What follows belongs to an exercise in optimizing a design on an open flow for small area; a production flow would make more cautious choices.
The RTL was checked by simulation tests, not by an equivalence proof against the original design.
Some runs may be left out. An edit can pass the tests and still lose a function that they never use.

`flow/design.v`:
```
`timescale 1ns / 1ps
module freqMeter(clk, rst, signal, d, z);
  input clk;                          
  input rst;                          
  input signal;                       
  output reg [1:4]d;                  
  output reg [7:0]z;                  
  reg [19:0]counter;                  
  reg [19:0]counted;                  
  reg [15:0] period;                  
  reg isLowPeriod;                    
  reg [7:0] x;                        
  reg [5:0]signalPast;                
  reg [15:0] c;
  reg [3:0] w;
  always @(posedge clk) begin
    if (rst) begin                                         
      counter <= 0;                                        
      counted <= 10000;
      signalPast <= 6'b010101;
      c <= 16'b0;
    end else begin
    if (signalPast == 6'b000000 && signal == 1) begin      
      counted <= counter;                                  
      counter <= 0;                                        
    end else begin                                         
      counter <= counter + 1;                              
    end                                                    
    signalPast <= {signalPast[4:0], signal};
    c <= c+1;
    end
  end
  always @(*) begin
    period = counted / 10;
    isLowPeriod = period < 1000;
  end
  always @(*) begin
    if (isLowPeriod) begin
      x[7:4] = (period       - period % 100)/100;
      x[3:0] = (period % 100 - period % 10 )/10 ;
    end else begin
      x[7:4] = (period        - period % 1000)/1000;
      x[3:0] = (period % 1000 - period % 100 )/100 ;
    end
  end
  always @(*) begin
    case (c[15:14])
      2'b00: begin d[1]=1'b1; d[2]=1'b0; d[3]=1'b1; d[4]=1'b1; w=4'b1111; z[0] = isLowPeriod ? 1 : 0; end
      2'b01: begin d[1]=1'b1; d[2]=1'b1; d[3]=1'b0; d[4]=1'b1; w=x[7:4];  z[0] = isLowPeriod ? 0 : 1; end
      default: begin d[1]=1'b1; d[2]=1'b1; d[3]=1'b1; d[4]=1'b0; w=x[3:0];  z[0] = 0;                   end
    endcase
    case (w)
      4'b0000 :  z[7:1] = 7'b1111110;
      4'b0001 :  z[7:1] = 7'b0110000;
      4'b0010 :  z[7:1] = 7'b1101101; 
      4'b0011 :  z[7:1] = 7'b1111001;
      4'b0100 :	 z[7:1] = 7'b0110011;
      4'b0101 :	 z[7:1] = 7'b1011011;  
      4'b0110 :	 z[7:1] = 7'b1011111;
      4'b0111 :	 z[7:1] = 7'b1110000;
      4'b1000 :  z[7:1] = 7'b1111111;
      4'b1001 :  z[7:1] = 7'b1111011;
      default :  z[7:1] = 7'b0000000;
    endcase
  end
endmodule
```
`flow/run.sh`:
```
#!/bin/bash
# synth_recipe.tcl (not shown) runs the flow's synth.tcl, then flattens the netlist and writes it again
# the make line also repeats each setting of config.mk as NAME=value (left out here)
make -C /OpenROAD-flow-scripts/flow DESIGN_CONFIG=/design/flow/config.mk WORK_HOME=/design/flow/orfs CLKGATE_MAP_FILE= SYNTH_SCRIPT=/design/flow/synth_recipe.tcl finish
```
`flow/config.mk`:
```
export PLATFORM = sky130hd
export DESIGN_NAME = freqMeter
export DESIGN_NICKNAME = freqMeter
export VERILOG_FILES = /design/flow/design.v
export SDC_FILE = /design/flow/constraint.sdc
export NUM_CORES = 4
export LEC_CHECK = 0
export CAP_MARGIN = 20
export CORE_MARGIN = 2
export CORE_UTILIZATION = 40
export SLEW_MARGIN = 20
```
`flow/constraint.sdc`:
```
create_clock -name core_clock -period 100.0 [get_ports {clk}]
set_input_delay 20.0000 -clock core_clock [delete_from_list [all_inputs] [get_ports {clk}]]
set_output_delay 20.0000 -clock core_clock [all_outputs]
set_load 0.01 [all_outputs]
```
### Wires at chosen ports, followed through buffers, run 1

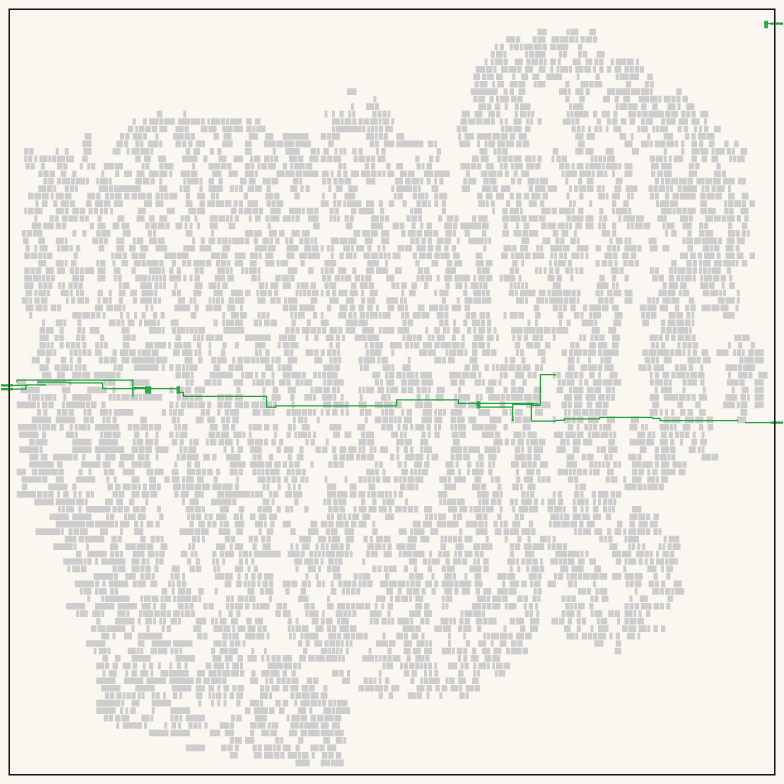
Green is `d`, bits 4, direction output, edge 2 east, 2 west, end cells 4, buffers 3, wire 414 um.

### Met3 routing, run 1

The bar under the picture is 100 um long. Cells faint in the background.
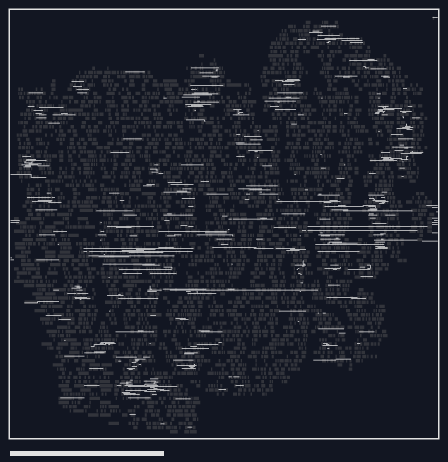
The wires run mostly horizontal. The layer holds 4.3% of the routed length. The longest straight run is 96.1 um.
global-route track usage on met3: 0.0115
number of vias after detailed routing: 33600
wire length reported by the detailed router: 87300 um

==> run summary, run 1 <==
Logic synthesis
The post-synthesis async set-or-reset flop share is 0. The fraction of synthesized area in multiplexers is 0.0366. The share of synthesized cell area in and, or, nand and nor gates is 0.301. The mapped netlist covers 30200 um^2. The share of the synthesized area in compound gates (AO/OA/AOI/OAI) is 0.383.

The top cell type by total area after synthesis is sky130_fd_sc_hd__xnor2_1. The number of warnings reported in the yosys synthesis log is 1.

Final layout
Measured on the final layout, the clock distribution area share stands at 0.0104. The register with the most flip-flops is counter. The layout buffering overhead excluding clock cells is 0.0150. The library cell used most frequently in the layout, excluding fill and tap cells, is sky130_fd_sc_hd__nor2_1. The top cell types in the final layout, fill and taps aside, are 489 x sky130_fd_sc_hd__nor2_1, 428 x sky130_fd_sc_hd__nand2_1, 352 x sky130_fd_sc_hd__a21oi_1, 293 x sky130_fd_sc_hd__o21ai_0, 255 x sky130_fd_sc_hd__xnor2_1.

The number of flip-flops in the largest register is 20. The multi-input logic portion of the cell area is 0.871. Of the cells placed in the final design, the portion with a size suffix greater than 1 is 0.0667. The area of the multi-input gates is 27000 um^2.

In the final layout, the registers with the most flip-flops are counter x20, counted x19, c x16. Compared with the post-synthesis result, the final layout area differs by 2.80%.

Routing
The count of TritonRoute iterations in the first routing pass is 6. For this block, wires on met1 add up to 42300 um. The detailed-route DRC error count is 0.

Placement
The total placed cells including tap cells is 5392. The cell area after placement is 30700 um^2.

Critical path
The worst endpoint data arrival time is 41.88 ns. The most repeated library cell on the critical path is sky130_fd_sc_hd__a21oi_1. In this run the worst path has a maximum fanout of 21. The flop-to-flop setup slack is 97.93 ns. The critical path in this run is classified as flip-flop to output port. The origin of the worst setup path is counted[15].

Run
The tool flagged a number of max-cap violations equal to 0.

Die
The region available for standard cell placement spans 74600 um^2. The die covers 77700 um^2.

Clock tree
The clock edge transition at the registers on the reported setup and hold paths is 0.06 ns. The setup fix buffers added after clock tree synthesis is 0. The number of buffers added by the clock tree synthesis step is 9. Hold repair after CTS inserted 0 buffers. Clock latency on the worst-skew pair, taken at its later pin, is 0.33 ns.

Timing
The clock period could shrink to 61.88 ns. Adding up every negative setup slack in the final design gives 0 ns.

Worst hold path
In this run the worst hold path is classified as flip-flop to flip-flop.

Global route
The first global-routing pass estimated 146000 um of wire.

Status
The run finished with no timing, DRC or antenna violations.
### Routing congestion map, run 1

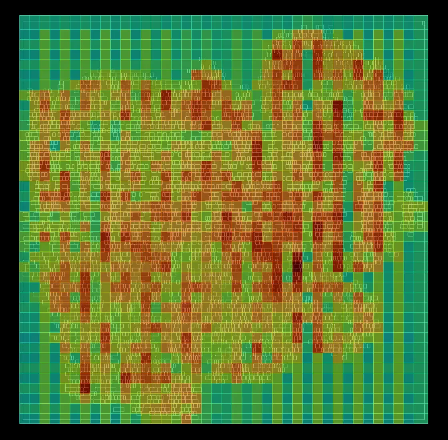
routed wirelength normalized by instance count: 16.1 um
GRT Util Overall: 0.212
global-route layer with the greatest usage: met2
post-route core utilization: 0.416
met1 demand-to-capacity share in global routing: 0.301

### Placement by cell class, run 1

Fill, decap, tap and diode cells in grey.
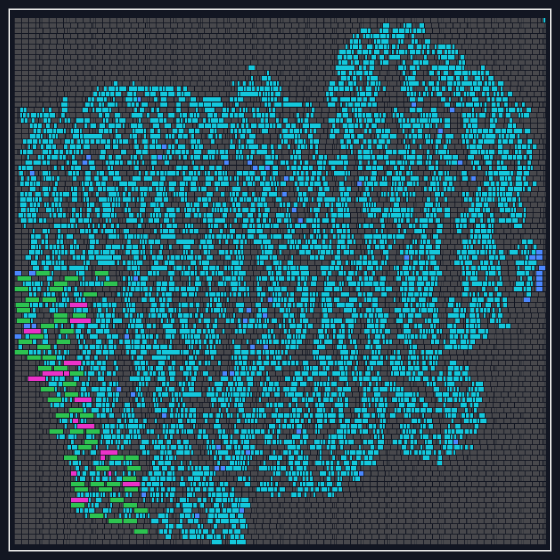

==> run 2, diff against run 1 <==
==> flow/design.v (replaced) <==
`timescale 1ns / 1ps
module freqMeter(clk, rst, signal, d, z);
  input clk;
  input rst;
  input signal;
  output reg [1:4] d;
  output reg [7:0] z;
  reg [6:0] pre;
  reg [3:0] T;
  reg [3:0] H;
  reg [6:0] K;
  reg       f;
  reg [2:0] run;                      
  reg       lowP;                     
  reg [3:0] hi;                       
  reg [3:0] lo;                       
  reg [15:0] c;
  wire edge_in = signal & (run == 3'd6);
  wire pre99 = pre[6] & pre[5] & pre[1] & pre[0];
  wire T9    = T[3] & T[0];
  wire H9    = H[3] & H[0];
  wire wrapP = K[6] & K[0] & H[2] & H[0] & T[1] & T[0] &
               pre[5] & pre[4] & pre[3] & pre[1] & pre[0];           
  wire wrapC = f & K[5] & K[2] & K[1] & K[0] & H[1] & H[0] & T[1] &
               pre[3] & pre[2] & pre[1] & pre[0];                   
  wire kzero = (K == 7'd0);
  always @(posedge clk) begin
    if (rst) begin
      pre <= 0; T <= 0; H <= 0; K <= 0; f <= 0;
      run <= 3'd0;
      lowP <= 1'b0; hi <= 4'd1; lo <= 4'd0;
      c <= 16'b0;
    end else begin
      if (edge_in) begin
        lowP <= kzero;
        hi   <= kzero ? H : K[3:0];
        lo   <= kzero ? T : H;
      end
      if (edge_in || wrapC) begin
        pre <= 0; T <= 0; H <= 0; K <= 0; f <= 0;
      end else if (wrapP) begin
        pre <= 0; T <= 0; H <= 0; K <= 0; f <= 1'b1;
      end else begin
        pre <= pre99 ? 7'd0 : pre + 7'd1;
        if (pre99) begin
          T <= T9 ? 4'd0 : T + 4'd1;
          if (T9) begin
            H <= H9 ? 4'd0 : H + 4'd1;
            if (H9) K <= K + 7'd1;
          end
        end
      end
      run <= signal ? 3'd0 : (run == 3'd6 ? 3'd6 : run + 3'd1);
      c <= c + 16'd1;
    end
  end
  reg [3:0] w;
  always @(*) begin
    case (c[15:14])
      2'b00:   begin d = 4'b1011; w = 4'b1111; z[0] = lowP;  end
      2'b01:   begin d = 4'b1101; w = hi;      z[0] = ~lowP; end
      default: begin d = 4'b1110; w = lo;      z[0] = 1'b0;  end
    endcase
    case (w)
      4'd0: z[7:1] = 7'b1111110;
      4'd1: z[7:1] = 7'b0110000;
      4'd2: z[7:1] = 7'b1101101;
      4'd3: z[7:1] = 7'b1111001;
      4'd4: z[7:1] = 7'b0110011;
      4'd5: z[7:1] = 7'b1011011;
      4'd6: z[7:1] = 7'b1011111;
      4'd7: z[7:1] = 7'b1110000;
      4'd8: z[7:1] = 7'b1111111;
      4'd9: z[7:1] = 7'b1111011;
      default: z[7:1] = 7'b0000000;
    endcase
  end
endmodule
### Placement by cell class, run 2

Fill, decap, tap and diode cells in grey.
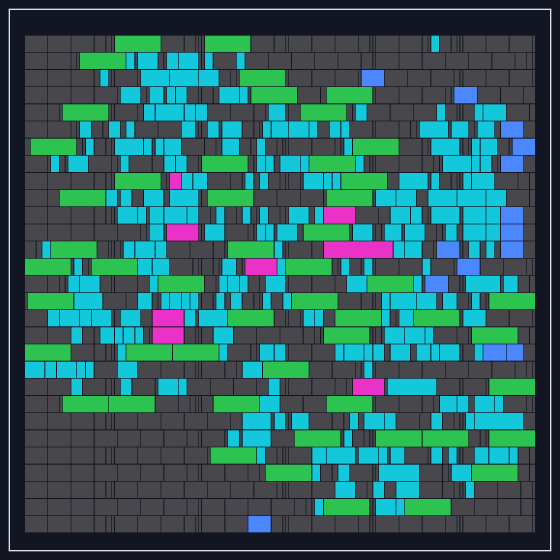
Magenta is clock drivers and dummy loads, cells 8, share of their area 4.2%. Green is flip-flops, cells 51, share of their area 36%. Cyan is all other logic, cells 241, share of their area 55%. Blue is other buffers and delay cells, cells 14, share of their area 4.9%.

==> run 2 against run 1 <==
  * Design area decreased by 91%
  * Synthesized cell count shrank 93%
  * Critical path type unchanged
  * Worst hold slack better by 0.017 ns
  * First-iteration DRC count down 96%
  * Fmax grew to 2.7 times the previous value
  * Clock-buffer cell count fell by 3
  * Largest cell class unchanged
  * Flip-flop and latch count down 10
  * Global-route usage is 6.8 points lower
  * Die area shrank 91%
  * Area after synthesis decreased by 91%
==> run summary, run 2 <==
Critical path
The most repeated library cell on the critical path is sky130_fd_sc_hd__inv_1. The highest fanout seen on the critical path is 10. The flop-to-flop setup slack is 97.87 ns. STA puts the critical path data arrival time at 2.87 ns. The worst setup path is of the flip-flop to output port kind. The origin of the worst setup path is c[14].

Logic synthesis
The post-synthesis async set-or-reset flop share is 0. The top cell type by total area after synthesis is sky130_fd_sc_hd__dfxtp_1. The share of the synthesized area in compound gates (AO/OA/AOI/OAI) is 0.0987. In this run the cell area of the synthesized design comes to 2660 um^2.

Routing
The final routed wire length divided by cell count is 12.6 um. The routed metal-1 wirelength is 2540 um. For this block, the routed nets add up to 4930 um of wire.

Final layout
The core utilization of the finished layout is 0.459. Summing all multi-input logic gate instances after layout gives 1520 um^2. Measured on the final layout, the clock distribution area share stands at 0.0402. The most common cell after layout, fill and taps aside is sky130_fd_sc_hd__dfxtp_1. The largest registers in the layout are c x16, K x7, pre x7. In the final layout, the share of cells above drive strength 1 is 0.0828. The top cell types in the final layout, fill and taps aside, are 51 x sky130_fd_sc_hd__dfxtp_1, 42 x sky130_fd_sc_hd__nor2_1, 32 x sky130_fd_sc_hd__nand2_1, 21 x sky130_fd_sc_hd__xnor2_1, 18 x sky130_fd_sc_hd__nor3_1. The number of flip-flops in the largest register is 16. The layout buffering overhead excluding clock cells is 0.0470.

The signed area change from the synthesized netlist to the final layout is 10.0%.

Global route
The global-route wire length before repair is 8780 um. The global routing stage identified its most utilized layer as met2. The met3 routing resource usage after global routing is 0.0298. The met1 routing resource usage after global routing is 0.196.

Placement
The cell area after placement is 2810 um^2.

Die
The placeable core area is 6390 um^2.

Timing
The worst path in the final design needs a cycle of 22.87 ns, including I/O delays and setup.

Status
The run finished with no timing, DRC or antenna violations.

Clock tree
The TritonCTS clock tree is done. Once the clock tree was built, the setup fixing pass inserted 0 buffers. The number of buffers added by the clock tree synthesis step is 5. For the worst-skew pair, the clock arrives at the later sink with an insertion delay of 0.31 ns.

Clock-pin slew was measured on the worst setup and hold paths at 0.10 ns.

Worst hold path
The path class of the tightest hold or removal check is flip-flop to flip-flop.
### Wires at chosen ports, followed through buffers, run 2

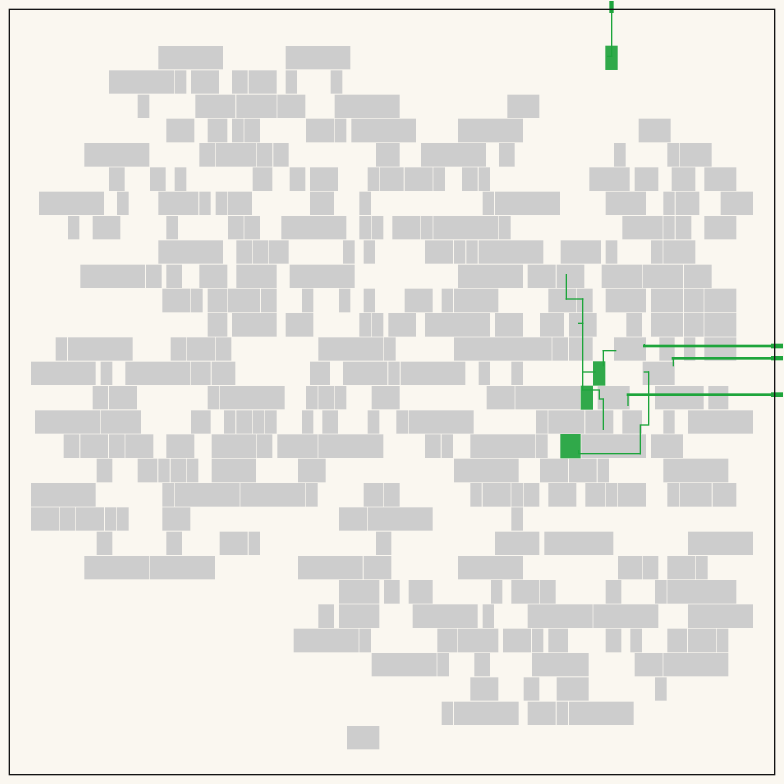
IO Count: 15
quantity of I/O buffers inserted on ports: 13

### Met3 routing, run 2

The bar under the picture is 20 um long. Cells faint in the background.
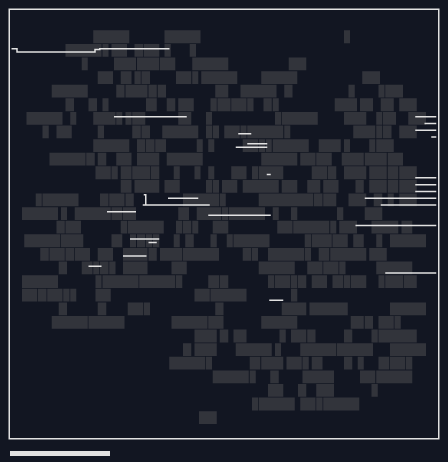

==> run 3, diff against run 2 <==
==> flow/design.v (replaced) <==
`timescale 1ns / 1ps
module freqMeter(clk, rst, signal, d, z);
  input clk;
  input rst;
  input signal;
  output reg [1:4] d;
  output reg [7:0] z;
  reg [13:0] L;
  reg [1:0]  p;
  wire lz13  = ~|L[12:0];
  wire lzero = lz13 & ~L[13];
  wire lfb   = L[13] ^ L[11] ^ L[1] ^ L[0] ^ lz13;
  reg [2:0] run;
  wire edge_in = signal & (run == 3'd6);
  reg [6:0] pre;
  reg [3:0] T;
  reg [3:0] H;
  reg [6:0] K;
  wire pre99 = (pre[5:0] == 6'b011001);               
  wire pre15 = pre[2] & pre[5] & ~pre[6];             
  wire pre59 = ~pre[0] & pre[1] & ~pre[5] & pre[6];   
  wire pfb   = pre[6] ^ pre[2] ^ pre99;
  wire T9 = T[3] & T[0];
  wire H9 = H[3] & H[0];
  wire cT = pre99;
  wire cH = cT & T9;
  wire cK = cH & H9;
  wire wrapP = K[6] & ~K[5] & ~K[4] & K[0] & H[2] & H[0] & T[1] & T[0] & pre59;
  wire wrapC = K[6] & K[5] & K[4] & K[2] & K[1] & K[0] & H[1] & H[0] & T[1] & pre15;
  wire clrA = edge_in | wrapC;
  wire clrB = clrA | wrapP;
  wire kzero = (K[3:0] == 4'd0) & ~K[5] & (K[6] == K[4]);
  reg       lowP;
  reg [3:0] x;
  reg [3:0] mid;
  always @(posedge clk) begin
    if (rst) begin
      L <= 14'd1;
      p <= 2'd0;
      run <= 3'd0;
      pre <= 7'd50;
      T <= 4'd0;
      H <= 4'd0;
      K <= 7'd0;
      lowP <= 1'b0;
      x <= 4'd1;
      mid <= 4'd0;
    end else begin
      L <= {L[12:0], lfb};
      if (lzero) p <= p + 2'd1;
      run <= signal ? 3'd0 : (run == 3'd6 ? 3'd6 : run + 3'd1);
      if (edge_in) begin
        lowP <= kzero;
        mid  <= H;
        x    <= kzero ? T : K[3:0];
      end
      if (clrB) begin
        pre <= 7'd50;
        T <= 4'd0;
        H <= 4'd0;
        K[3:0] <= 4'd0;
      end else begin
        pre <= {pre[5:0], pfb};
        if (cT) T <= T9 ? 4'd0 : T + 4'd1;
        if (cH) H <= H9 ? 4'd0 : H + 4'd1;
        if (cK) K[3:0] <= K[3:0] + 4'd1;
      end
      if (clrA)
        K[6:4] <= 3'd0;
      else if (wrapP)
        K[4] <= 1'b1;
      else if (cK && K[3:0] == 4'd15)
        K[6:4] <= K[6:4] + 3'd1;
    end
  end
  wire ph0  = (p == 2'd0);
  wire ph1  = (p == 2'd1);
  wire selx = ph1 ^ lowP;
  reg [3:0] w;
  always @(*) begin
    d[1] = 1'b1;
    d[2] = ~ph0;
    d[3] = ~ph1;
    d[4] = ph0 | ph1;
    z[0] = ph0 ? lowP : (ph1 & ~lowP);
    w = ph0 ? 4'hF : (selx ? x : mid);
    case (w)
      4'd0: z[7:1] = 7'b1111110;
      4'd1: z[7:1] = 7'b0110000;
      4'd2: z[7:1] = 7'b1101101;
      4'd3: z[7:1] = 7'b1111001;
      4'd4: z[7:1] = 7'b0110011;
      4'd5: z[7:1] = 7'b1011011;
      4'd6: z[7:1] = 7'b1011111;
      4'd7: z[7:1] = 7'b1110000;
      4'd8: z[7:1] = 7'b1111111;
      4'd9: z[7:1] = 7'b1111011;
      default: z[7:1] = 7'b0000000;
    endcase
  end
endmodule
--- a/flow/config.mk
+++ b/flow/config.mk
@@ -8,4 +8,7 @@
 export CAP_MARGIN = 20
 export CORE_MARGIN = 2
 export CORE_UTILIZATION = 40
+export CTS_BUF_LIST = sky130_fd_sc_hd__clkbuf_16
+export CTS_CLUSTER_DIAMETER = 500
+export CTS_CLUSTER_SIZE = 100
 export SLEW_MARGIN = 20
### Met3 routing, run 3

The bar under the picture is 20 um long. Cells faint in the background.
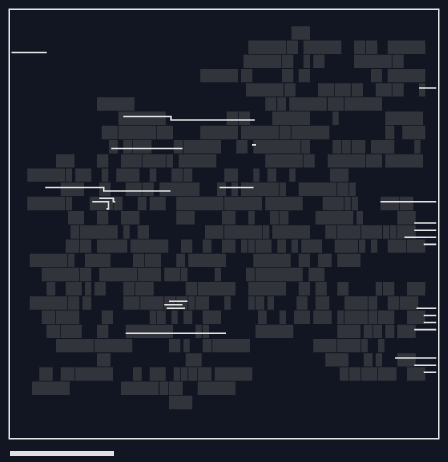
21 nets have wire on it. The wires run mostly horizontal. The layer holds 3.8% of the routed length.
wire length reported by the detailed router: 4420 um
number of vias after detailed routing: 1788

### Placement by cell class, run 3

Fill, decap, tap and diode cells in grey.
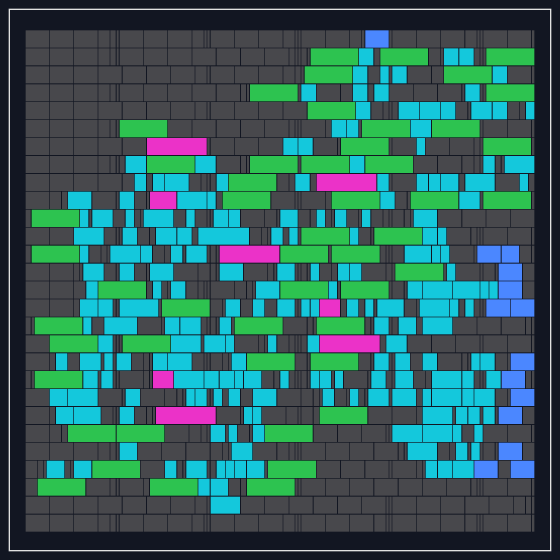
Blue is other buffers and delay cells, cells 14, share of their area 5.2%. Magenta is clock drivers and dummy loads, cells 8, share of their area 5.8%. Cyan is all other logic, cells 203, share of their area 52%. Green is flip-flops, cells 50, share of their area 37%.
sequential share of cell area: 0.362
cell row count: 28
design area: 2760 um^2
Placeable Area: 5890 um^2
post-route core utilization: 0.470

==> run 3 against run 2 <==
  * First-iteration DRC count is 36% lower
  * Fmax is 1.1% lower
  * Worst hold slack worse by 0.011 ns
  * Global-route usage is 0.066 points lower
  * Non-clock buffer count stayed put
  * Critical path depth is 3 higher
  * Die area is 8.4% lower
  * Design area is 5.6% lower
  * Largest cell class unchanged
==> run summary, run 3 <==
Status
The run finished with no timing, DRC or antenna violations.

Clock tree
After clock tree synthesis, the setup repair step added 0 buffers. TritonCTS built the clock tree. After clock tree synthesis, the flow added hold-fix buffers numbering 0.

Final layout
In the final layout, the registers with the most flip-flops are L x14, K x7, pre x7. Of the cells placed in the final design, the portion with a size suffix greater than 1 is 0.0909. Leaving out fill and tap cells, the most frequent cell in the layout is sky130_fd_sc_hd__dfxtp_1.

The signed area change from the synthesized netlist to the final layout is 13.8%. The fraction of final cell area spent on clock buffers and inverters in this run is 0.0557. The register with the most flip-flops in the layout has 14 of them.

Die
The area enclosed by the die boundary is 6710 um^2. For this design the top-level I/O count stands at 15.

Routing
In the final routing, the length of wire on met1 measures 2310 um. The detailed-route DRC error count is 0. The final routed wire length divided by cell count is 12.6 um.

Critical path
STA puts the critical path data arrival time at 3.12 ns. By instance count, the cell type seen most on the critical path is sky130_fd_sc_hd__ha_1. By startpoint and endpoint, the worst setup path is classified as flip-flop to output port. The highest fanout seen on the critical path is 8.

Placement
After detailed placement, the total cell area comes to 2610 um^2. The total placed cells including tap cells is 342. The number of buffers added on ports is 13.

Logic synthesis
The share of the synthesized area in compound gates (AO/OA/AOI/OAI) is 0.0902. The top cell type by total area after synthesis is sky130_fd_sc_hd__dfxtp_1. In this run the cell area of the synthesized design comes to 2430 um^2.

Global route
The met3 routing resource usage after global routing is 0.0363. The most utilized layer in the global route result is met2.
### Routing congestion map, run 3

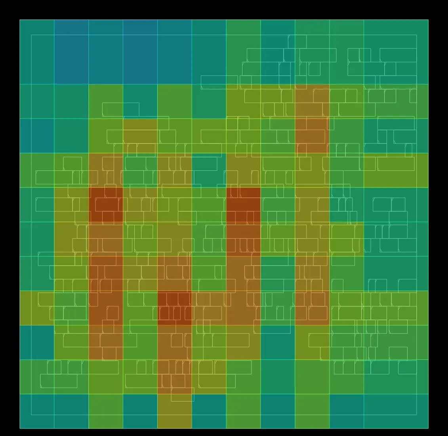

==> run 4, diff against run 3 <==
--- a/flow/config.mk
+++ b/flow/config.mk
@@ -8,7 +8,6 @@
 export CAP_MARGIN = 20
 export CORE_MARGIN = 2
 export CORE_UTILIZATION = 40
-export CTS_BUF_LIST = sky130_fd_sc_hd__clkbuf_16
 export CTS_CLUSTER_DIAMETER = 500
 export CTS_CLUSTER_SIZE = 100
 export SLEW_MARGIN = 20
### Routing congestion map, run 4

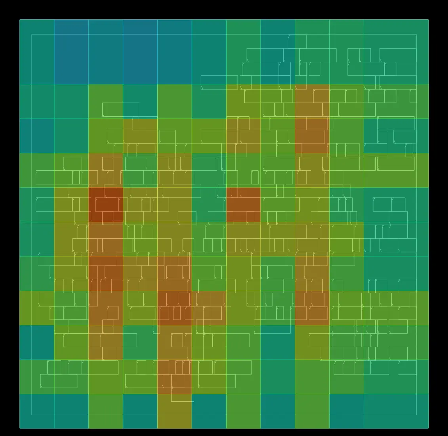
GRT Util Overall: 0.145
global-route track usage on met3: 0.0462
post-route core utilization: 0.460
met1 demand-to-capacity share in global routing: 0.187

==> run 4 against run 3 <==
  * Routed wire length increased by 1.2%
  * Flip-flop and latch count unchanged
  * Largest cell class unchanged
  * Via count increased by 0.11%
  * Worst setup slack got worse by 0.042 ns
  * Design area decreased by 2.0%
  * Final cell count unchanged
  * First-iteration DRC count decreased by 34%
  * Still clean
==> run summary, run 4 <==
Clock tree
The number of buffers added by the clock tree synthesis step is 5. For this design, the CTS-stage hold fixing added 0 buffers. The setup fix buffers added after clock tree synthesis is 0.

After clock tree synthesis, the clock-pin slew on the worst setup and hold paths is 0.11 ns. The TritonCTS clock tree is done.

Final layout
The most common cell after layout, fill and taps aside is sky130_fd_sc_hd__dfxtp_1. Of the cells placed in the final design, the portion with a size suffix greater than 1 is 0.0909. Registers represent a cell area share of 0.370. Multi-input logic gates represent a cell area share of 0.492.

The area of the multi-input gates is 1330 um^2. From synthesis to final layout, the design area changed by 11.5%. The finished layout cell area is 2710 um^2. The register with the most flip-flops in the layout has 14 of them. The layout buffering overhead excluding clock cells is 0.0508. In the layout the commonest cells are 50 x sky130_fd_sc_hd__dfxtp_1, 21 x sky130_fd_sc_hd__nand2_1, 18 x sky130_fd_sc_hd__nor2b_1, 16 x sky130_fd_sc_hd__ha_1, 14 x sky130_fd_sc_hd__nor2_1. Of all the cell area in the finished design, the clock network holds 0.0360.

Critical path
The origin of the worst setup path is p[1]. The flop-to-flop setup slack is 97.94 ns. The most repeated library cell on the critical path is sky130_fd_sc_hd__ha_1.

At the worst endpoint, the arrival time is 3.16 ns. The highest fanout seen on the critical path is 8.

Placement
After detailed placement, the total cell area comes to 2610 um^2. The number of placed instances, taps included, is 342. The number of buffers added on ports is 13.

Die
The die covers 6710 um^2. The floorplan has 28 rows. The region available for standard cell placement spans 5890 um^2.

Logic synthesis
The fraction of synthesized area in multiplexers is 0.0428. The biggest area contributor in the post-synthesis netlist is sky130_fd_sc_hd__dfxtp_1. For this run, asynchronously set or reset flops after synthesis account for 0.

For this run, the number of Yosys warnings is 1. The netlist area before placement is 2430 um^2. The share of the synthesized area in compound gates (AO/OA/AOI/OAI) is 0.0902. Of the total synthesized cell area, the portion taken by AND, OR, NAND and NOR gates is 0.278.

Routing
The overall via count from detail_route is 1790. Before antenna repair, the detailed router went through 5 iterations. The sum of routed wire length over all layers is 4470 um.

In the final routed layout, each cell accounts on average for 12.8 um. The routed metal-1 wirelength is 2350 um.

Global route
The most utilized layer in the global route result is met2. The first global-routing pass estimated 7450 um of wire.

Timing
The clock period could shrink to 23.16 ns.

Worst hold path
The worst hold path belongs to the class flip-flop to flip-flop.

Status
The run finished with no timing, DRC or antenna violations.

Run
The number of max-capacitance violations reported is 0.
### Wires at chosen ports, followed through buffers, run 4

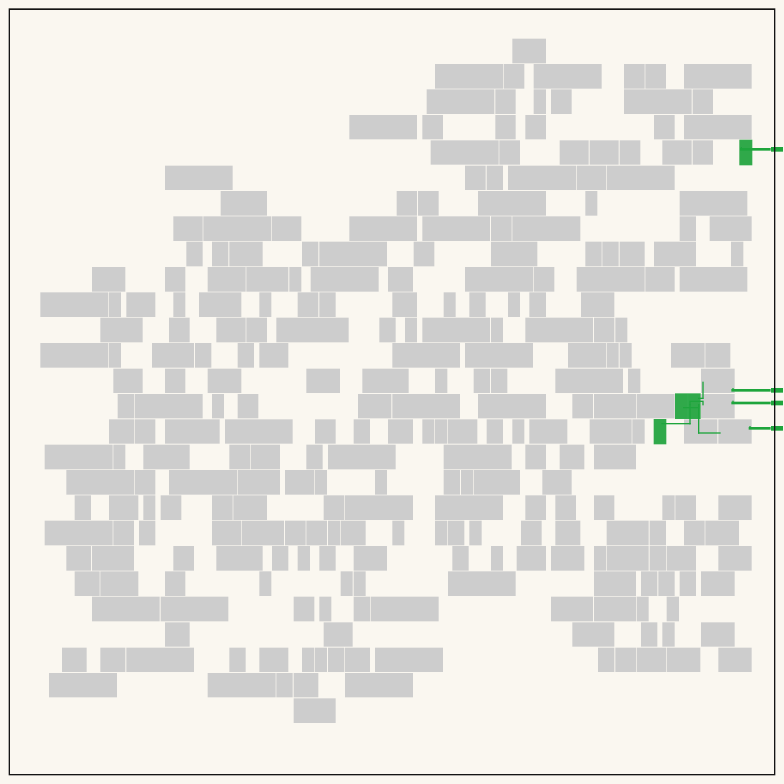
Green is `d`, bits 4, direction output, edge east, end cells 4, buffers 3, wire 30.1 um.

==> run 5, diff against run 4 <==
--- a/flow/config.mk
+++ b/flow/config.mk
@@ -8,6 +8,4 @@
 export CAP_MARGIN = 20
 export CORE_MARGIN = 2
 export CORE_UTILIZATION = 40
-export CTS_CLUSTER_DIAMETER = 500
-export CTS_CLUSTER_SIZE = 100
 export SLEW_MARGIN = 20
### Clock distribution, run 5

The bar under the picture is 20 um long.
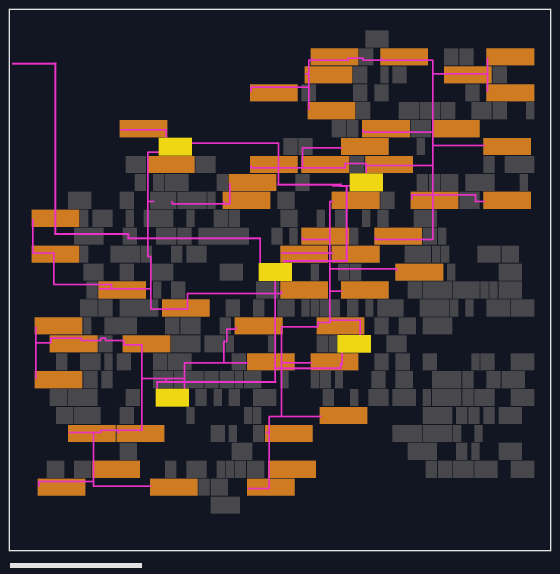
Orange is flip-flops, count 50. Magenta is clock wires, length 656 um. Yellow is cells driving clock nets, count 5.
Position of the flops: spread over the die.
largest clock skew in the final design: 0.0129 ns
insertion delay to the later sink of the worst-skew pair: 0.32 ns

==> run 5 against run 4 <==
  * Via count did not move
  * Critical path type unchanged
  * Synthesized cell count stayed put
  * Clock-buffer cell count is the same
  * Sequential share of layout area stayed put
  * Worst hold slack unchanged
  * Utilization stayed put
  * Critical path depth is the same
  * Highest routed layer unchanged
==> run summary, run 5 <==
Run
The number of max-capacitance violations reported is 0.

Timing
Setup repair after global routing left no endpoint under its margin. The final sum of negative setup slack is 0 ns.

Critical path
The setup check on the worst reg-to-reg path leaves a slack of 97.94 ns. The worst endpoint data arrival time is 3.16 ns. The highest fanout seen on the critical path is 8.

The worst setup path category is flip-flop to output port. Among the stages of the critical path, the cell type that occurs most often is sky130_fd_sc_hd__ha_1.

Die
The floorplan step defined a die boundary enclosing 6710 um^2. The placeable core area is 5890 um^2. For this design the top-level I/O count stands at 15. The number of core rows is 28.

Routing
The routed metal-1 wirelength is 2350 um. The overall via count from detail_route is 1790. The final layout contains routed wiring with a total length of 4470 um.

For this run, design rule violations remaining after detail routing come to 0. The pre-antenna-repair detailed-routing pass consisted of 5 iterations. The final routed wire length divided by cell count is 12.8 um.

Placement
The number of buffers added on ports is 13. The total placed cells including tap cells is 342. Summing all placed instances gives a cell area of 2610 um^2.

Logic synthesis
The share of the synthesized area in compound gates (AO/OA/AOI/OAI) is 0.0902. Of the total synthesized cell area, the portion taken by AND, OR, NAND and NOR gates is 0.278. The top cell type by total area after synthesis is sky130_fd_sc_hd__dfxtp_1. Counting flops with an async set or reset pin after synthesis yields a share of 0. The fraction of synthesized area in multiplexers is 0.0428. For this run, the number of Yosys warnings is 1.

Final layout
The register with the most flip-flops in the layout has 14 of them. The library cell used most frequently in the layout, excluding fill and tap cells, is sky130_fd_sc_hd__dfxtp_1. In the layout the commonest cells are 50 x sky130_fd_sc_hd__dfxtp_1, 21 x sky130_fd_sc_hd__nand2_1, 18 x sky130_fd_sc_hd__nor2b_1, 16 x sky130_fd_sc_hd__ha_1, 14 x sky130_fd_sc_hd__nor2_1. The largest registers in the layout are L x14, K x7, pre x7. The register with the most flip-flops is L. Summing all multi-input logic gate instances after layout gives 1330 um^2. The fraction of area in clock buffers and inverters is 0.0360.

The share of final-layout standard cells stronger than drive strength 1 is 0.0909. The core utilization of the finished layout is 0.460.

Global route
After global routing, the most crowded layer is met2. In the global route stage, overall resource usage came out at 0.145. In the global route stage, met1 resource usage came out at 0.187. The global-route wire length before repair is 7450 um.

Clock tree
The number of buffers added by the clock tree synthesis step is 5. Clock-pin slew was measured on the worst setup and hold paths at 0.11 ns. In this run, post-CTS hold repair placed 0 buffers. TritonCTS built the clock tree. The setup fix buffers added after clock tree synthesis is 0.

Status
The flow ran to the end and the layout has no timing, DRC or antenna violations.
### Placement by cell class, run 5

Fill, decap, tap and diode cells in grey.
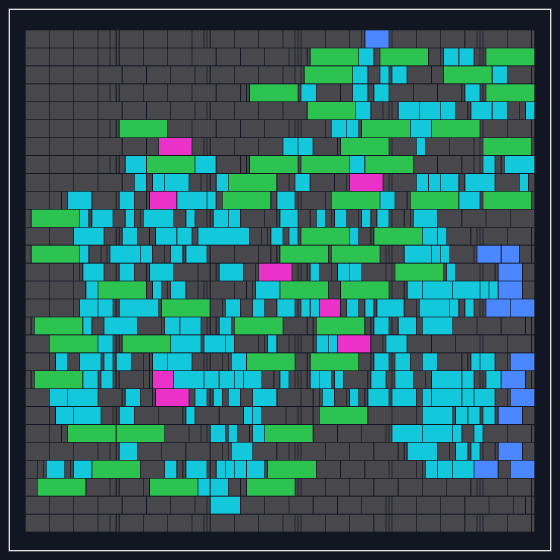
sequential share of cell area: 0.370
design area: 2710 um^2

### Met3 routing, run 5

The bar under the picture is 20 um long. Cells faint in the background.
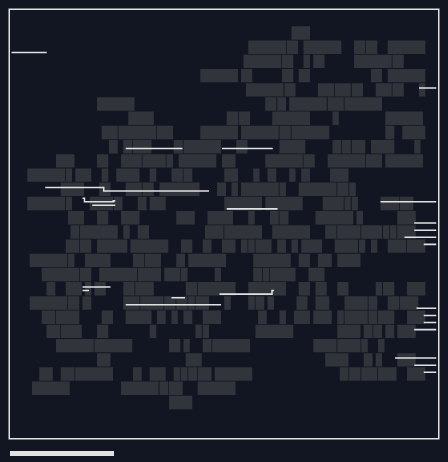

==> run 6, diff against run 5 <==
==> flow/flow/run.sh (new file) <==
#!/bin/bash
# Layout flow: the standard flow, except that synthesis maps the logic with an
# area-oriented ABC script (flow/area.abc) and skips the adder extraction, and
# the ports get the smallest buffer cell.
set -euo pipefail
W=$(pwd)
F=$W/flow

# ORFS's synth.tcl with the ABC script replaced
sed 's|^  log_cmd abc {\*}\$abc_args$|  set abc_args [list -script $::env(MY_ABC_SCRIPT) {*}$lib_args {*}$lib_dont_use_args -constr $::env(OBJECTS_DIR)/abc.constr]\n  log_cmd abc {*}$abc_args|' \
  "$FLOW_HOME/scripts/synth.tcl" > "$W/my_synth_core.tcl"
grep -q 'MY_ABC_SCRIPT' "$W/my_synth_core.tcl"

export MY_SYNTH_CORE=$W/my_synth_core.tcl
export MY_ABC_SCRIPT=$F/area.abc

make -C "$FLOW_HOME" DESIGN_CONFIG="$W/config.mk" WORK_HOME="$W/orfs" CLKGATE_MAP_FILE= \
  SYNTH_SCRIPT="$F/synth.tcl" ADDER_MAP_FILE= synth > "$W/synth.log" 2>&1

bash "$W/standard.sh" finish "BUFFER_PORTS_ARGS=-buffer_cell sky130_fd_sc_hd__buf_1" > "$W/layout.log" 2>&1
==> flow/flow/area.abc (new file) <==
&get -n
&st
&dch
&nf -R 1000
&put
==> flow/flow/synth.tcl (new file) <==
# Standard synthesis (synth_recipe.tcl) with an area-oriented ABC mapping and
# without the adder extraction step; registers are mapped exactly as in the
# standard synthesis.
proc synth {args} { yosys synth -nofsm -noshare {*}$args }
source $::env(MY_SYNTH_CORE)
# left out here: clear keep_hierarchy, flatten, clean up, hide names made inside functions, write 1_2_yosys.v
==> flow/standard.sh (new file) <==
#!/bin/bash
# synth_recipe.tcl (not shown) runs the flow's synth.tcl, then flattens the netlist and writes it again
# the make line also repeats each setting of config.mk as NAME=value (left out here)
make -C /OpenROAD-flow-scripts/flow DESIGN_CONFIG=/design/flow/config.mk WORK_HOME=/design/flow/orfs CLKGATE_MAP_FILE= SYNTH_SCRIPT=/design/flow/synth_recipe.tcl "${@:-finish}"
removed: flow/run.sh
### Met3 routing, run 6

The bar under the picture is 20 um long. Cells faint in the background.
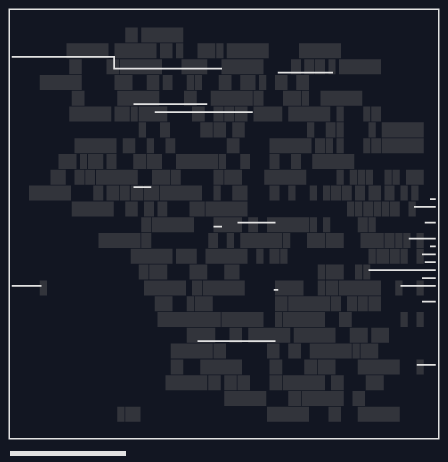
18 nets have wire on it. The longest straight run is 18.4 um.

### Placement by cell class, run 6

Fill, decap, tap and diode cells in grey.
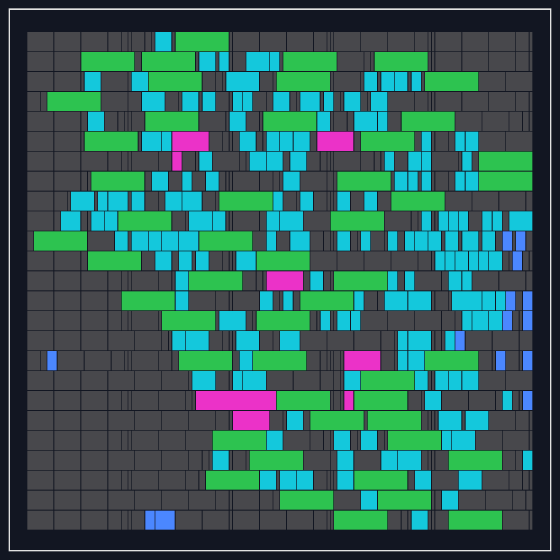
post-route core utilization: 0.463
sequential share of cell area: 0.461
Placeable Area: 4690 um^2

==> run 6 against run 5 <==
  * Still clean on timing, DRC and antenna
  * Area after synthesis shrank 20%
  * Clock-buffer cell count is 2 higher
  * Design area is 20% lower
  * Critical path depth decreased by 3
  * Worst hold slack barely moved
  * Flip-flop and latch count stayed put
  * Clock skew down 0.0025 ns
  * Worst setup slack better by 0.82 ns
  * Synthesized cell count down 17%
==> run summary, run 6 <==
Status
The flow ran to the end and the layout has no timing, DRC or antenna violations.

Logic synthesis
The portion of synthesized area spent on multiplexers is 0. Of the total synthesized cell area, the portion taken by AND, OR, NAND and NOR gates is 0.314. The netlist area before placement is 1940 um^2. The number of warnings reported in the yosys synthesis log is 1. The share of the synthesized area in compound gates (AO/OA/AOI/OAI) is 0.101.

Final layout
In the final layout, the share of cells above drive strength 1 is 0.0335. The multi-input logic portion of the cell area is 0.428. The register with the most flip-flops in the final layout is L. Leaving out fill and tap cells, the most frequent cells in the layout are 50 x sky130_fd_sc_hd__dfxtp_1, 32 x sky130_fd_sc_hd__nor2_1, 19 x sky130_fd_sc_hd__nor3_1, 17 x sky130_fd_sc_hd__a21oi_1, 14 x sky130_fd_sc_hd__nor2b_1. The finished layout cell area is 2170 um^2. The layout buffering overhead excluding clock cells is 0.0259. The signed area change from the synthesized netlist to the final layout is 11.8%.

The number of flip-flops in the largest register is 14. The most common cell after layout, fill and taps aside is sky130_fd_sc_hd__dfxtp_1. The fraction of area in clock buffers and inverters is 0.0490.

Global route
The met1 routing resource usage after global routing is 0.212. The met3 routing resource usage after global routing is 0.0466. For this run, the total global-route usage over all layers was measured as 0.151. The global routing stage identified its most utilized layer as met2.

Routing
The count of TritonRoute iterations in the first routing pass is 4. The final routed wire length divided by cell count is 12.6 um. The sum of routed wire length over all layers is 3680 um.

The routed metal-1 wirelength is 1960 um. In the routed design, unresolved DRC markers number 0.

Critical path
For flop-to-flop paths, the worst setup slack is 97.67 ns. The worst setup path category is flip-flop to output port. The worst endpoint data arrival time is 2.34 ns.

Placement
Counting tap cells, the placed design contains a total of 285 instances. Input and output buffers added on the ports amount to 13.

Timing
The final sum of negative setup slack is 0 ns.

Clock tree
The number of hold buffers added after CTS was 0. TritonCTS built the clock tree. The clock insertion delay at the later pin of the skew report is 0.30 ns. The number of clock buffers added by TritonCTS is 5.
### Wires at chosen ports, followed through buffers, run 6

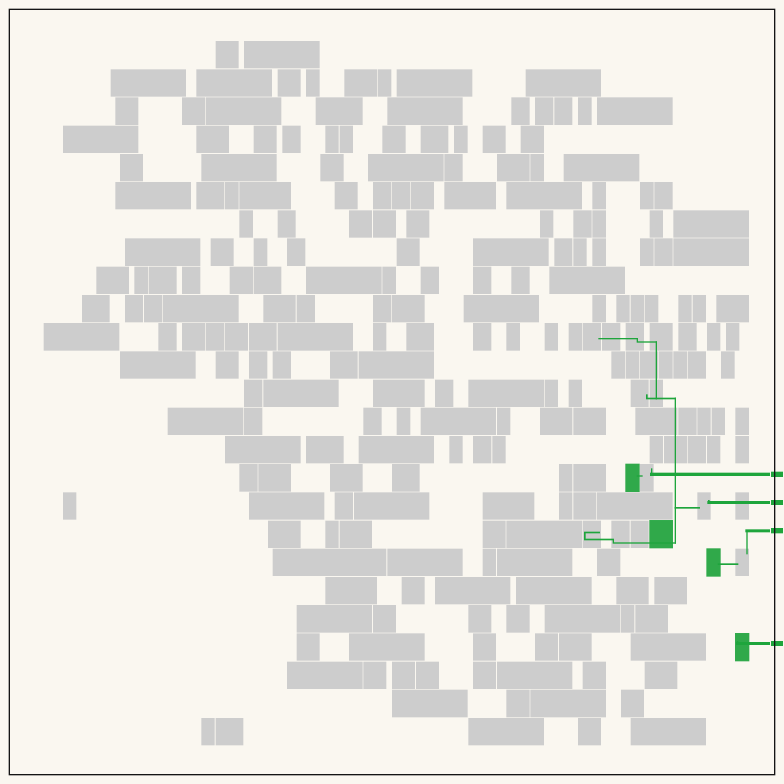

--- run 7 (changed files replaced; the others as in run 6) ---
removed: flow/flow/area.abc
==> flow/design.v <==
`timescale 1ns / 1ps
module freqMeter(clk, rst, signal, d, z);
  input clk;
  input rst;
  input signal;
  output reg [1:4] d;
  output reg [7:0] z;
  localparam [13:0] L_INV = 14'b01010101010101;
  reg  [13:0] Ls;                     
  wire [13:0] L = Ls ^ L_INV;
  reg  [1:0]  p;
  wire lz13  = ~|L[12:0];
  wire lzero = lz13 & ~L[13];         
  wire lfb   = L[13] ^ L[11] ^ L[1] ^ L[0] ^ lz13;
  reg  [2:0] run;
  wire run_in = ~((run == 3'b100) | (run == 3'b001));
  wire edge_in = signal & (run == 3'b111);
  localparam [6:0] PRE_INV = 7'b0110010;
  reg  [6:0] preS;                    
  wire [6:0] pre = preS ^ PRE_INV;
  reg  [3:0] T;
  reg  [3:0] H;
  reg  [6:0] K;
  wire pre99 = (pre[5:0] == 6'b011001);               
  wire pre15 = pre[2] & pre[5] & ~pre[6];             
  wire pre59 = ~pre[0] & pre[1] & ~pre[5] & pre[6];   
  wire pfb   = pre[6] ^ pre[2] ^ pre99;
  wire T9 = T[3] & T[0];
  wire H9 = H[3] & H[0];
  wire cT = pre99;
  wire cH = cT & T9;
  wire cK = cH & H9;
  wire wrapP = K[6] & ~K[5] & ~K[4] & K[0] & H[2] & H[0] & T[1] & T[0] & pre59;
  wire wrapC = K[6] & K[5] & K[4] & K[2] & K[1] & K[0] & H[1] & H[0] & T[1] & pre15;
  wire clrA = edge_in | wrapC;
  wire clrB = clrA | wrapP;
  wire kzero = (K[3:0] == 4'd0) & ~K[5] & (K[6] == K[4]);
  reg       lowP;
  reg [3:0] x;
  reg [3:0] mid;
  always @(posedge clk) begin
    if (rst) begin
      Ls <= 14'd1 ^ L_INV;
      p <= 2'd0;
      run <= 3'b100;
      preS <= 7'd50 ^ PRE_INV;
      T <= 4'd0;
      H <= 4'd0;
      K <= 7'd0;
      lowP <= 1'b0;
      x <= 4'd1;
      mid <= 4'd0;
    end else begin
      Ls <= {L[12:0], lfb} ^ L_INV;
      if (lzero) p <= p + 2'd1;
      run <= signal ? 3'b100 : {run[1:0], run_in};
      if (edge_in) begin
        lowP <= kzero;
        mid  <= H;
        x    <= kzero ? T : K[3:0];
      end
      if (clrB) begin
        preS <= 7'd50 ^ PRE_INV;
        T <= 4'd0;
        H <= 4'd0;
        K[3:0] <= 4'd0;
      end else begin
        preS <= {pre[5:0], pfb} ^ PRE_INV;
        if (cT) T <= T9 ? 4'd0 : T + 4'd1;
        if (cH) H <= H9 ? 4'd0 : H + 4'd1;
        if (cK) K[3:0] <= K[3:0] + 4'd1;
      end
      if (clrA)
        K[6:4] <= 3'd0;
      else if (wrapP)
        K[4] <= 1'b1;
      else if (cK && K[3:0] == 4'd15)
        K[6:4] <= K[6:4] + 3'd1;
    end
  end
  wire ph0  = (p == 2'd0);
  wire ph1  = (p == 2'd1);
  wire selx = ph1 ^ lowP;
  reg [3:0] w;
  always @(*) begin
    d[1] = 1'b1;
    d[2] = ~ph0;
    d[3] = ~ph1;
    d[4] = ph0 | ph1;
    z[0] = ph0 ? lowP : (ph1 & ~lowP);
    w = ph0 ? 4'hF : (selx ? x : mid);
    case (w)
      4'd0: z[7:1] = 7'b1111110;
      4'd1: z[7:1] = 7'b0110000;
      4'd2: z[7:1] = 7'b1101101;
      4'd3: z[7:1] = 7'b1111001;
      4'd4: z[7:1] = 7'b0110011;
      4'd5: z[7:1] = 7'b1011011;
      4'd6: z[7:1] = 7'b1011111;
      4'd7: z[7:1] = 7'b1110000;
      4'd8: z[7:1] = 7'b1111111;
      4'd9: z[7:1] = 7'b1111011;
      default: z[7:1] = 7'b0000000;
    endcase
  end
endmodule
==> flow/flow/run.sh <==
#!/bin/bash
# Layout flow: the standard flow, except that
#  - synthesis skips the adder extraction and maps the logic with several
#    area-oriented ABC scripts (flow/abc), keeping the smallest result;
#    registers and their names are as in the standard synthesis;
#  - the ports get the smallest buffer cell;
#  - CTS adds no dummy loads.
set -euo pipefail
W=$(pwd)
F=$W/flow

# ORFS's synth.tcl with its abc call replaced by flow/abc_pick.tcl
python3 - "$FLOW_HOME/scripts/synth.tcl" "$W/my_synth_core.tcl" "$F/abc_pick.tcl" <<'PY'
import sys
src, dst, pick = sys.argv[1:4]
s = open(src).read()
old = "  log_cmd abc {*}$abc_args\n"
assert s.count(old) == 1
s = s.replace(old, "  source " + pick + "\n")
open(dst, "w").write(s)
PY

export MY_SYNTH_CORE=$W/my_synth_core.tcl
export MY_ABC_DIR=$F/abc

make -C "$FLOW_HOME" DESIGN_CONFIG="$W/config.mk" WORK_HOME="$W/orfs" CLKGATE_MAP_FILE= \
  SYNTH_SCRIPT="$F/synth.tcl" ADDER_MAP_FILE= synth > "$W/synth.log" 2>&1
grep ABC_PICK "$W/orfs/logs/sky130hd/freqMeter/base/1_2_yosys.log" >> "$W/synth.log" || true

bash "$W/standard.sh" finish "BUFFER_PORTS_ARGS=-buffer_cell sky130_fd_sc_hd__buf_1" \
  "CTS_ARGS=-sink_clustering_enable -repair_clock_nets -dont_use_dummy_load" > "$W/layout.log" 2>&1
==> flow/flow/abc/a1.abc <==
&get -n
&st
&dch
&nf -R 1000
&put
==> flow/flow/abc/a2.abc <==
&get -n
&st
&dch -x
&nf -R 1000
&put
==> flow/flow/abc/a3.abc <==
strash
dch -f
amap
==> flow/flow/abc/a4.abc <==
strash
dch -f
amap -F 10 -A 10
==> flow/flow/abc/a5.abc <==
&get -n
&st
&dch
&nf -R 1000 -F 10 -A 10 -C 32
&put
==> flow/flow/abc/a6.abc <==
&get -n
&deepsyn -T 30
&dch
&nf -R 1000
&put
==> flow/flow/abc/a7.abc <==
&get -n
&deepsyn -T 30
&put
dch -f
amap
==> flow/flow/abc/a8.abc <==
strash
ifraig
dch -f
amap
==> flow/flow/abc_pick.tcl <==
# Replaces ORFS's single abc call: maps the logic with each script in
# MY_ABC_DIR and keeps the one with the smallest cell area.
design -save pre_abc
set best_area -1
set best_script ""
foreach s [lsort [glob $::env(MY_ABC_DIR)/*.abc]] {
  design -load pre_abc
  abc -script $s {*}$lib_args {*}$lib_dont_use_args -constr $::env(OBJECTS_DIR)/abc.constr
  set st [tee -q -s result.string stat {*}$lib_args]
  if {[regexp {Chip area for module[^:]*:\s*([0-9.]+)} $st -> area]} {
    puts "ABC_PICK [file tail $s] area $area"
    if {$best_area < 0 || $area < $best_area} {
      set best_area $area
      set best_script $s
      design -save best_abc
    }
  }
}
puts "ABC_PICK best [file tail $best_script] area $best_area"
design -load best_abc
==> flow/flow/synth.tcl <==
# Standard synthesis (synth_recipe.tcl) with the logic mapped by several
# area-oriented ABC scripts (flow/abc/*.abc, the smallest result is kept) and
# without the adder extraction step; registers are mapped exactly as in the
# standard synthesis.
proc synth {args} { yosys synth -nofsm -noshare {*}$args }
source $::env(MY_SYNTH_CORE)
# left out here: clear keep_hierarchy, flatten, clean up, hide names made inside functions, write 1_2_yosys.v
### Wires at chosen ports, followed through buffers, run 7

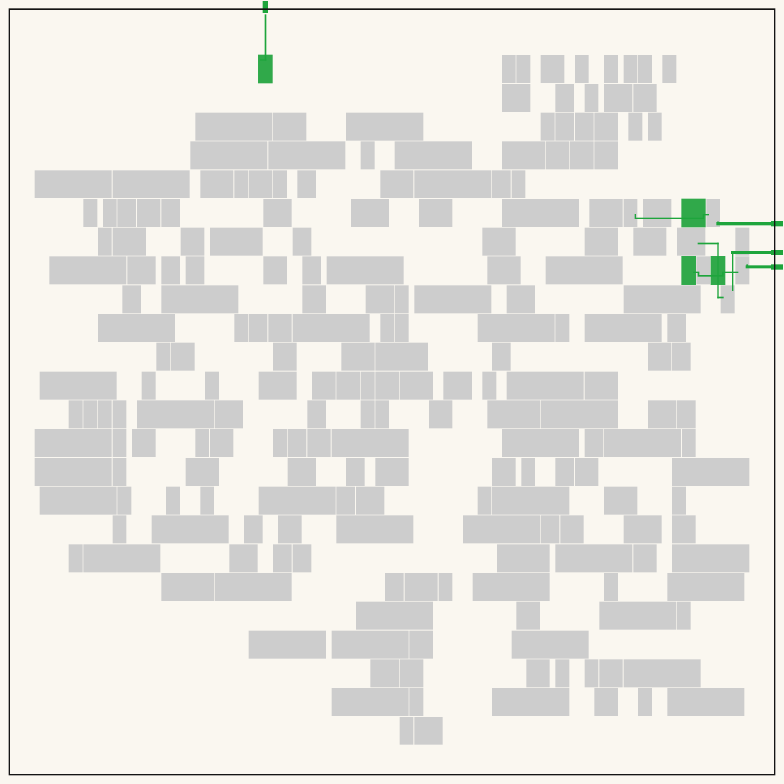
Green is `d`, bits 4, direction output, edge 3 east, 1 north, end cells 4, buffers 3, wire 39.0 um.

==> run 7 against run 6 <==
  * Still clean
  * Worst setup slack lost 0.088 ns
  * Register-to-register slack lost 0.53 ns
  * Sequential share of layout area rose by 2.9 points
  * Clock skew is 0.017 ns higher
  * Clock-buffer cell count shrank 2
  * Final cell count is 7.5% lower
  * Area after synthesis shrank 4.1%
  * Non-clock buffer count is the same
  * Utilization hardly changed
  * Synthesized cell count is 7.8% lower
  * Largest cell class unchanged
  * Highest routed layer unchanged
==> run summary, run 7 <==
Status
The flow ran to the end and the layout has no timing, DRC or antenna violations.

Routing
The routed metal-1 wirelength is 1670 um. The detailed-route DRC error count is 0. The final routed wire length divided by cell count is 12.1 um. For this block, the routed nets add up to 3290 um of wire.

Critical path
The critical path starts at p[1]. The worst setup path category is flip-flop to output port. The highest fanout seen on the critical path is 6.

Final layout
The register with the most flip-flops in the layout has 14 of them. The share of final-layout standard cells stronger than drive strength 1 is 0.0274. The area of the multi-input gates is 835 um^2.

Multi-input logic gates represent a cell area share of 0.408. Compared with the post-synthesis result, the final layout area differs by 9.81%. The fraction of area in clock buffers and inverters is 0.0337.

Die
Pin placement for this block handled 15 I/O pins.

Logic synthesis
After synthesis the cells add up to 1860 um^2. The number of warnings reported in the yosys synthesis log is 1.

Timing
The setup skew after layout is 0.0274 ns.

Global route
The global routing stage identified its most utilized layer as met2. The met1 routing resource usage after global routing is 0.190. The total track usage is 0.146. The first global-routing pass estimated 5910 um of wire.

Clock tree
Buffers added to address setup during post-CTS repair amount to 0. The later pin in the worst-skew pair is clocked with a latency of 0.30 ns. The number of buffers added by the clock tree synthesis step is 5.

Placement
In this run, placement finished with an instance count of 266.
### Placement by cell class, run 7

Fill, decap, tap and diode cells in grey.
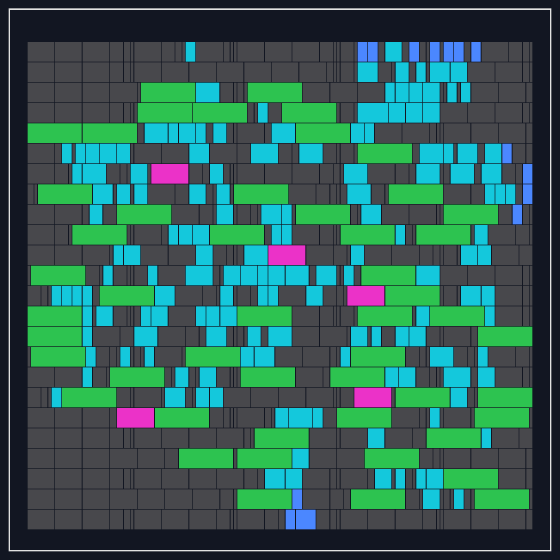
Magenta is cells driving clock nets, cells 5, share of their area 3.5%. Blue is other buffers and delay cells, cells 14, share of their area 2.8%. Cyan is all other logic, cells 150, share of their area 43%. Green is flip-flops, cells 50, share of their area 51%.
design area: 2040 um^2
post-route core utilization: 0.463
cell row count: 24
sequential share of cell area: 0.490
Placeable Area: 4410 um^2


==> gallery <==
Routing congestion map.
panel A
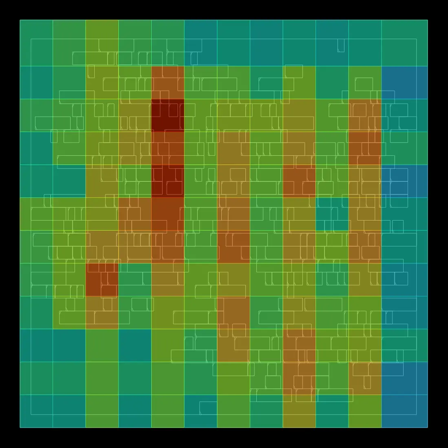
panel B
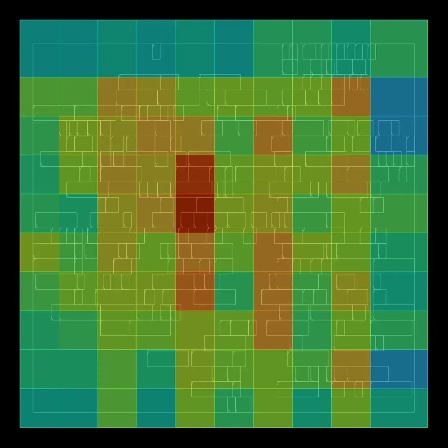
panel C
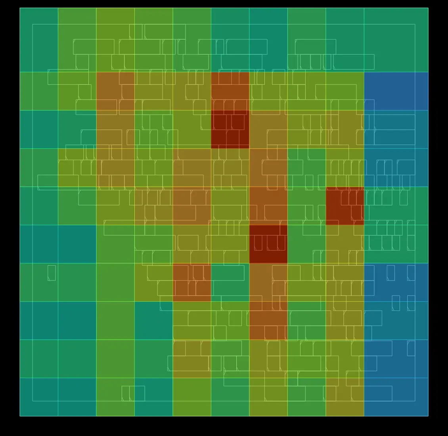
Panel C comes from run 6.
Panel B comes from run 7.
Panel A comes from run 2.


==> notes/layouts.md <==
Pictures saved along the way, in no particular order.

Clock distribution.
shot_01.png
The bar under the picture is 100 um long.
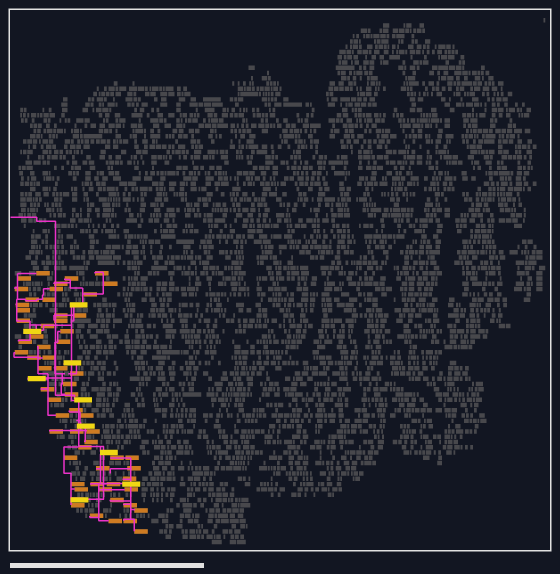
shot_02.png
The bar under the picture is 20 um long.
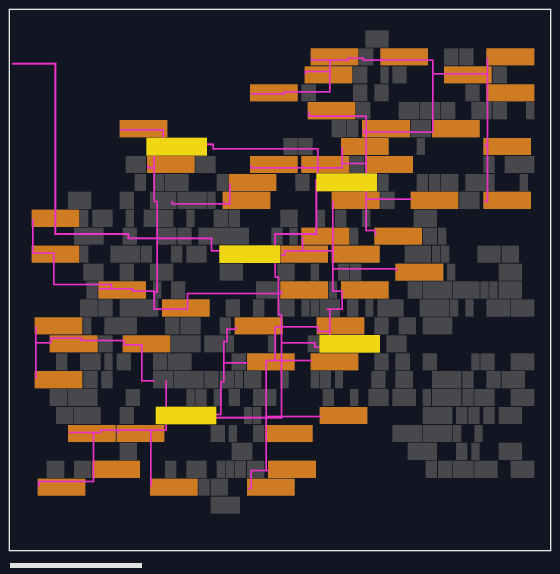
shot_03.png
The bar under the picture is 20 um long.
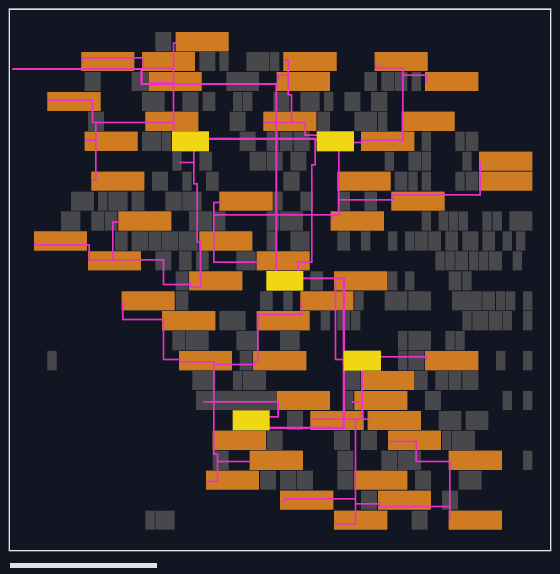
shot_04.png
The bar under the picture is 20 um long.
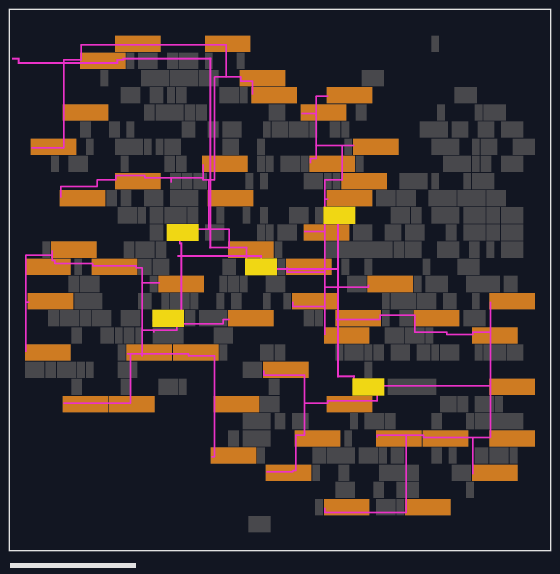
shot_05.png
The bar under the picture is 20 um long.
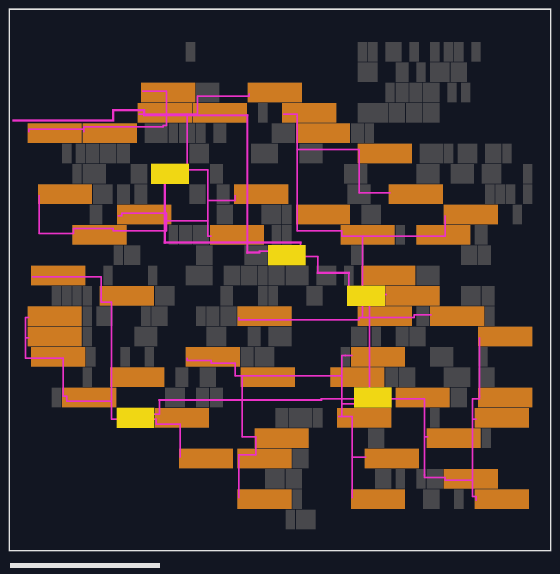
- shot_01.png = run 1
- shot_04.png = run 2
- shot_05.png = run 7
- shot_03.png = run 6
- shot_02.png = run 3

Key to shot_01.png:
Magenta is clock wires, length 898 um. Orange is flip-flops, count 61. Yellow is cells driving clock nets, count 9.
There are 10 routed clock nets.

-- afterwards: timing with drivers on the ports --
No port has a modelled driver above. Below, the same layouts with a new extraction and two added sets of constraints. Step 1 sets driving cells, clkbuf_16 on the clock port and buf_2 on the other inputs (assumed; they add their load-dependent delay and slew). Step 2 times the ports against the registers' clock, not the clock port: input delays grow and output delays shrink by t, the midpoint of the rising clock arrivals with the driver on. Slacks: ideal / step 1 / step 2; pairs: ideal / step 1.
run | t (ns) | slack for setup (ns) | hold WS [ns] | latest minus earliest clock arrival (ns) | worst register clock-pin slew, ns
run 1 | 0.376 | 38.123 / 38.077 / 38.453 | 0.443 / 0.443 / 0.443 | 0.006 / 0.006 | 0.06 / 0.06
run 2 | 0.328 | 77.132 / 77.103 / 77.431 | 0.460 / 0.460 / 0.460 | 0.014 / 0.014 | 0.10 / 0.10
run 3 | 0.322 | 76.878 / 76.848 / 77.169 | 0.449 / 0.449 / 0.449 | 0.007 / 0.007 | 0.07 / 0.07
run 4 | 0.343 | 76.836 / 76.808 / 77.151 | 0.454 / 0.454 / 0.454 | 0.013 / 0.013 | 0.11 / 0.11
run 5 | 0.343 | 76.836 / 76.808 / 77.151 | 0.454 / 0.454 / 0.454 | 0.013 / 0.013 | 0.11 / 0.11
run 6 | 0.325 | 77.661 / 77.631 / 77.956 | 0.454 / 0.454 / 0.454 | 0.011 / 0.011 | 0.09 / 0.09
run 7 | 0.318 | 77.573 / 77.547 / 77.584 | 0.402 / 0.402 / 0.402 | 0.028 / 0.027 | 0.09 / 0.09
After both steps setup and hold are still met in every run listed.
